Context: an optimization exercise on an open-source flow, tuned for small area. The choices shown serve that exercise and are no tape-out recipe.
Function was checked by simulation only, so behaviour that the tests miss may differ from the original.
Power and IR drop assume default switching activity.

`flow/config.mk`:
```
export PLATFORM = sky130hd
export DESIGN_NAME = ATM_controller
export DESIGN_NICKNAME = ATM_controller
export VERILOG_FILES = /design/flow/design.v
export SDC_FILE = /design/flow/constraint.sdc
export NUM_CORES = 4
export LEC_CHECK = 0
export CAP_MARGIN = 20
export CORE_MARGIN = 2
export CORE_UTILIZATION = 40
export SLEW_MARGIN = 20
```
`flow/constraint.sdc`:
```
create_clock -name core_clock -period 10.0 [get_ports {clk}]
set_input_delay 2.0000 -clock core_clock [delete_from_list [all_inputs] [get_ports {clk}]]
set_output_delay 2.0000 -clock core_clock [all_outputs]
set_load 0.01 [all_outputs]
```
`flow/design.v`:
```
module ATM_controller(clk, rst, tarjeta_recibida, tipo_trans, add_digit,
digito_stb, digito, monto_stb, monto, balance_actualizado,entregar_dinero,
pin_incorrecto, advertencia, bloqueo, fondos_insuficientes,
nx_balance_actualizado, nx_entregar_dinero, nx_pin_incorrecto,
nx_advertencia, nx_bloqueo, nx_fondos_insuficientes);  
input clk, rst, tarjeta_recibida, tipo_trans, add_digit, digito_stb, monto_stb;
input [3:0] digito;  
input [31:0] monto;  
reg [15:0] pin_temporal; 
reg [15:0] nx_pin_temporal; 
output reg balance_actualizado, entregar_dinero, pin_incorrecto;
output reg advertencia, bloqueo, fondos_insuficientes;
output reg nx_balance_actualizado, nx_entregar_dinero, nx_pin_incorrecto;
output reg nx_advertencia, nx_bloqueo, nx_fondos_insuficientes;
reg [4:0] contador_digitos;
reg [4:0] nx_contador_digitos;
reg [31:0] balance;
reg [31:0] nx_balance;
parameter [15:0] pin_correcto = 16'b0100011101010110;
reg [1:0] intento;
reg [1:0] nx_intento; 
reg [3:0] state;     
reg [3:0] nx_state;  
parameter Esperando_tarjeta = 0;
parameter Verificar_pin = 1; 
parameter Deposito = 2;
parameter Retiro = 3; 
parameter Bloqueo = 4; 
always @(posedge clk) begin
    if (rst) begin  
        state <= Esperando_tarjeta;
        intento <= 0;
        balance_actualizado <= 0; 
        entregar_dinero <= 0;
        pin_incorrecto <= 0;
        advertencia <= 0;
        bloqueo <= 0;
        fondos_insuficientes <= 0;
        pin_temporal <= 16'b0000000000000000;
        contador_digitos <= 0;
        balance <= 4500;
    end else begin  
        state <= nx_state;
        intento <= nx_intento;
        balance_actualizado <= nx_balance_actualizado; 
        entregar_dinero <= nx_entregar_dinero;
        pin_incorrecto <= nx_pin_incorrecto;
        advertencia <= nx_advertencia;
        bloqueo <= nx_bloqueo;
        fondos_insuficientes <= nx_fondos_insuficientes;
        pin_temporal <= nx_pin_temporal;
        contador_digitos <= nx_contador_digitos;
        balance <= nx_balance;
    end
end  
always @(*) begin 
    nx_state = state; 
    nx_intento = intento; 
    nx_balance_actualizado = balance_actualizado; 
    nx_entregar_dinero = entregar_dinero;
    nx_pin_incorrecto = pin_incorrecto;
    nx_advertencia = advertencia;
    nx_bloqueo = bloqueo;
    nx_fondos_insuficientes = fondos_insuficientes;
    nx_pin_temporal = pin_temporal ;
    nx_contador_digitos = contador_digitos;
    nx_balance = balance;
    case(state) 
        Esperando_tarjeta: begin 
            nx_balance_actualizado = 0;  
            nx_entregar_dinero = 0;
            nx_pin_incorrecto = 0;
            nx_advertencia = 0;
            nx_bloqueo = 0;
            nx_fondos_insuficientes = 0;
            nx_contador_digitos = 0;
            if (tarjeta_recibida) nx_state = Verificar_pin;
            else nx_state = Esperando_tarjeta;  
        end
        Verificar_pin: begin 
            if (nx_contador_digitos <= 4 && add_digit)begin
                nx_contador_digitos = nx_contador_digitos +1;
                nx_pin_temporal = {nx_pin_temporal[11:0], digito};
                nx_state = Verificar_pin;
            end 
            else if (nx_contador_digitos == 4)begin
                if (pin_temporal == pin_correcto)begin
                    if (tipo_trans) nx_state = Retiro;
                    else nx_state = Deposito;
                end else if (pin_temporal != pin_correcto)begin 
                    nx_contador_digitos = 0;
                    nx_intento = nx_intento +1;
                    nx_state = Verificar_pin;
                end
            end else if (nx_intento == 2)begin
                nx_advertencia = 1;
                nx_state = Verificar_pin;
            end
            else if (nx_intento == 3) nx_state = Bloqueo;
        end
        Deposito: begin
            nx_contador_digitos = 0;  
            if (monto_stb) begin 
                nx_balance = balance + monto; 
                nx_balance_actualizado = 1;
                nx_state = Esperando_tarjeta;
            end
            else nx_state = Deposito;
        end
        Retiro: begin 
            nx_contador_digitos = 0;  
            if (monto_stb)begin
                if (monto > balance) nx_fondos_insuficientes = 1;
                else if (monto <= balance) begin 
                    nx_balance = balance - monto; 
                    nx_entregar_dinero = 1;
                    nx_balance_actualizado = 1; 
                    nx_state = Esperando_tarjeta;
                end else if(monto > balance) begin 
                    nx_fondos_insuficientes = 1;
                    nx_state = Esperando_tarjeta;
                end
            end
        end
        Bloqueo: begin 
            nx_bloqueo = 1;
            if (rst) nx_state = Esperando_tarjeta; 
            else nx_state = Bloqueo;  
        end
    endcase  
end  
endmodule
```
`flow/run.sh`:
```
#!/bin/bash
# synth_recipe.tcl (not shown) runs the flow's synth.tcl, then flattens the netlist and writes it again
# the make line also repeats each setting of config.mk as NAME=value (left out here)
make -C /OpenROAD-flow-scripts/flow DESIGN_CONFIG=/design/flow/config.mk WORK_HOME=/design/flow/orfs CLKGATE_MAP_FILE= SYNTH_SCRIPT=/design/flow/synth_recipe.tcl finish
```
### Where the registers sit

Other sequential cells in the stronger grey, the rest of the logic in the fainter grey.
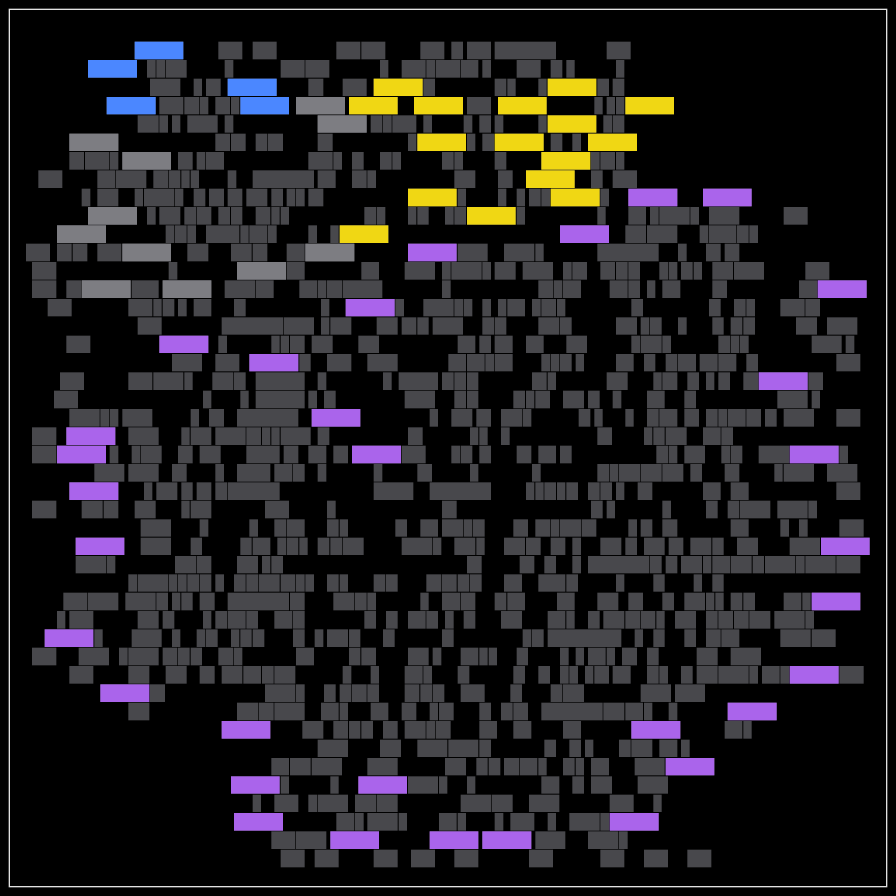
- yellow: pin_temporal (sequential cells 16; where top middle)
- purple: balance (sequential cells 32; where all over the die)
- blue: contador_digitos (sequential cells 5; where top left)
- not coloured: 11
Core Util, Final: 47.11%
Sequential Area: 0.001281 mm²
Seq area share: 17.76%
Power Sequential: 278 µW

### Metal layers overlaid

Scale bar: 50 µm. Only two layers are drawn.
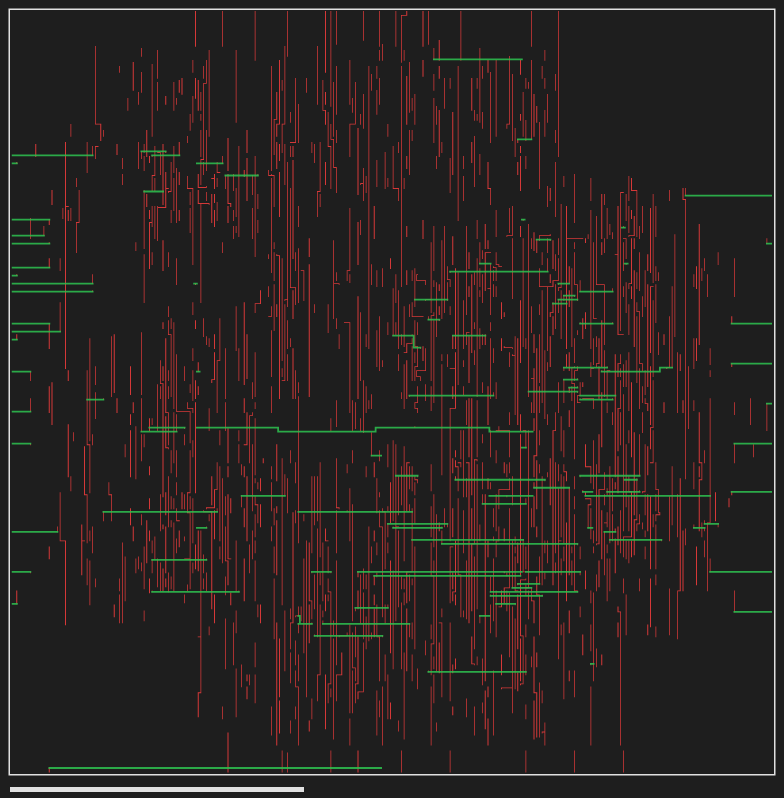
- red: metal 2 (wire length 7,190 µm)
- green: metal 3 (wire length 831 µm)
vias: 6,175
DRT Wirelength: 17,050 µm
GR Util All Layers: 20.90%
Wirelength per Cell: 15.43 µm

==> flow_summary.yaml <==
synth:
  netlist_top_cells_area: "dfxtp_1 20%, ha_1 13%, a21oi_1 7.4%"
  synth_area_mm2: 0.006327
  ys.flop_type: "dfxtp_1"
  ys_warn_count: 1
  synth_top_area_cell: "dfxtp_1"
  synthMuxAreaShare_pct: 1.602
  async_reset_ff_share_pct: 0
  synth_compound_area_share_pct: 28.95
  netlist_instances: 868
  synth_fa_ha_area_share_pct: 13.88
  yosys_register_bits: 64
  synth_fp_nets: 980
  yosysMostFrequentCell: "a21oi_1"
  avgSynthCellArea_um2: 7.290
power:
  power_uw: 868.8
  leakagePower_nw: 2.916
  power.density_mw_per_mm2: 120.4
global_routing:
  grt_pass1_vias: 5625
  grt_start_max_net_pins: 63
  grt_pass1_wl_um: 28300
cells_and_area:
  multi_input_comb_cells: 687
  antenna_cells: 0
  multi_input_area_share_pct: 62.97
  area_growth_pct: 14.02
  drive_gt1_share_pct: 4.810
  dominant_cells: "multi-input combinational cells"
  seq_cell_count: 64
  final_nets: 1001
  clock_buffers: 12
  fill_cells: 1571
  bufAreaShareNonClock_pct: 7.700
  multiInputGateArea_mm2: 0.004543
timing:
  fin_crit_sh_pct: 73.46
  max_slew_margin_pct: 51.91
  hold_slack_ns: 0.4613
  setup_viol: 0
  max_freq_mhz: 136.1
  rsz0062_at_grt: "no"
  worst_pin_slew_ns: 0.7213
setup_path:
  cp_slowest_cell: "clkdlybuf4s50_1"
  rr_worst_depth: 12
  start_kind: "input pin"
  crit_top_cell: "clkdlybuf4s50_1"
  worst_setup_path_end_kind: "output pin"
  startpoint: "monto[7]"
  crit_arrival_ns: 5.35
  required_ns: 8.00
  crit_cells: 12
  r2r_end: "balance[24]"
clock_tree:
  clk_path_buf_depth: 2
  cts_root_buffer: "clkbuf_16"
  numCtsBuffers: 9
  ctsHoldBuffers: 0
  cts_sinks: 64
  cts_tree: "yes"
  cts_max_level: 3
  insertion_delay_ns: 0.35
routing:
  via_per_inst: 5.588
  dr.first_iter.drc_count: 458
  first_pass_iters: 4
  route.detailed.drc: 0
min_path:
  hp-class: "reg2reg"
  hp-start: "pin_temporal[13]"
die:
  tap_cells: 211
  die_h_um: 129.8
  core.rowCount: 45
  die_x_um: 129.8
  die-area_mm2: 0.01684
run_status:
  status: "no timing/DRC/antenna violations"
place:
  placedCellCount: 1089
  dp_hpwl_um: 12560
  place_area_mm2: 0.006907
  io_buffers: 53
### Path with the least slack

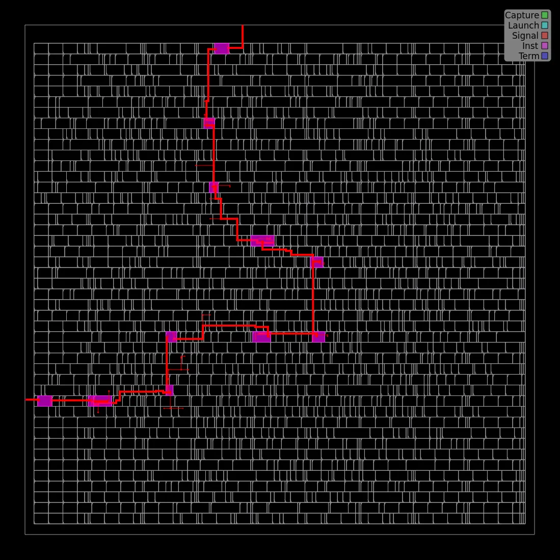
Post-Layout Cell Count: 1,105
Final min period: 7.346 ns
final worst setup slack: 2.654 ns
setup TNS: 0 ns

[cell usage in the layout, fill, tap and decap left out, types with 5 or more instances in the layout]
cell and count:
xnor2_1 20, o21ai_0 39, a31oi_1 19, a21o_1 15, or3_1 5, clkdlybuf4s50_1 52, mux2i_1 9, nand4_1 9
o21bai_1 8, dfxtp_1 64, a211o_1 7, inv_1 69, a211oi_2 6, ha_1 67, nor2b_1 21, and3_1 9
xor2_1 8, o311ai_0 6, a21oi_1 94, nand2_1 86, nand3_1 22, nor2_1 87, o211ai_1 6, and2_1 5
nor3_1 17, nor4_1 11, o31ai_1 8, clkbuf_16 9, a211oi_1 19, nand2b_1 12
[flip-flops by register name, indices dropped and copies added (netlist names)]
register              count
pin_temporal             16
balance                  32
advertencia               1
intento                   2
contador_digitos          5
bloqueo                   1
balance_actualizado       1
state                     3
fondos_insuficientes      1
entregar_dinero           1
pin_incorrecto            1
[per-layer routing]
metal  global-route usage [%]  routed length [µm]
met5                        0                   0
met4                    7.590                 332
met3                    3.321                 830
met2                    31.11                7185
met1                    30.44                8702
[power by group]
part / internal, mW / switching, mW / total (mW)
Sequential: 0.266 / 0.0121 / 0.278
Combinational: 0.100 / 0.158 / 0.258
Clock: 0.207 / 0.126 / 0.333

==> afterwards: timing with drivers on the ports <==
In the flow no input, the clock included, has a driving cell. The finished layout below was timed again as built, in two steps.
Step 1 assumes that a clkbuf_16 drives the clock port and a buf_2 every other input.
Step 2 adds t to the input delays and takes it off the output delays; t is the mean of the earliest and latest rising clock arrival at the registers after step 1. Input paths then give back, and output paths get back, about the clock's delay inside the block.
Three values: ideal ports, drivers, drivers and shift; two values: the first two.
shift t [ns]: 0.382
slack for setup (ns): 2.654 / 2.633 / 2.633
hold WS [ns]: 0.461 / 0.461 / 0.461
slew at the worst register clock pin (ns): 0.06 / 0.06
worst slew at a driven data input, ns: 0.04
After both steps this run still meets setup and hold. The setup slack of this run moves by -0.021 ns with the drivers and by -0.021 ns with both steps.
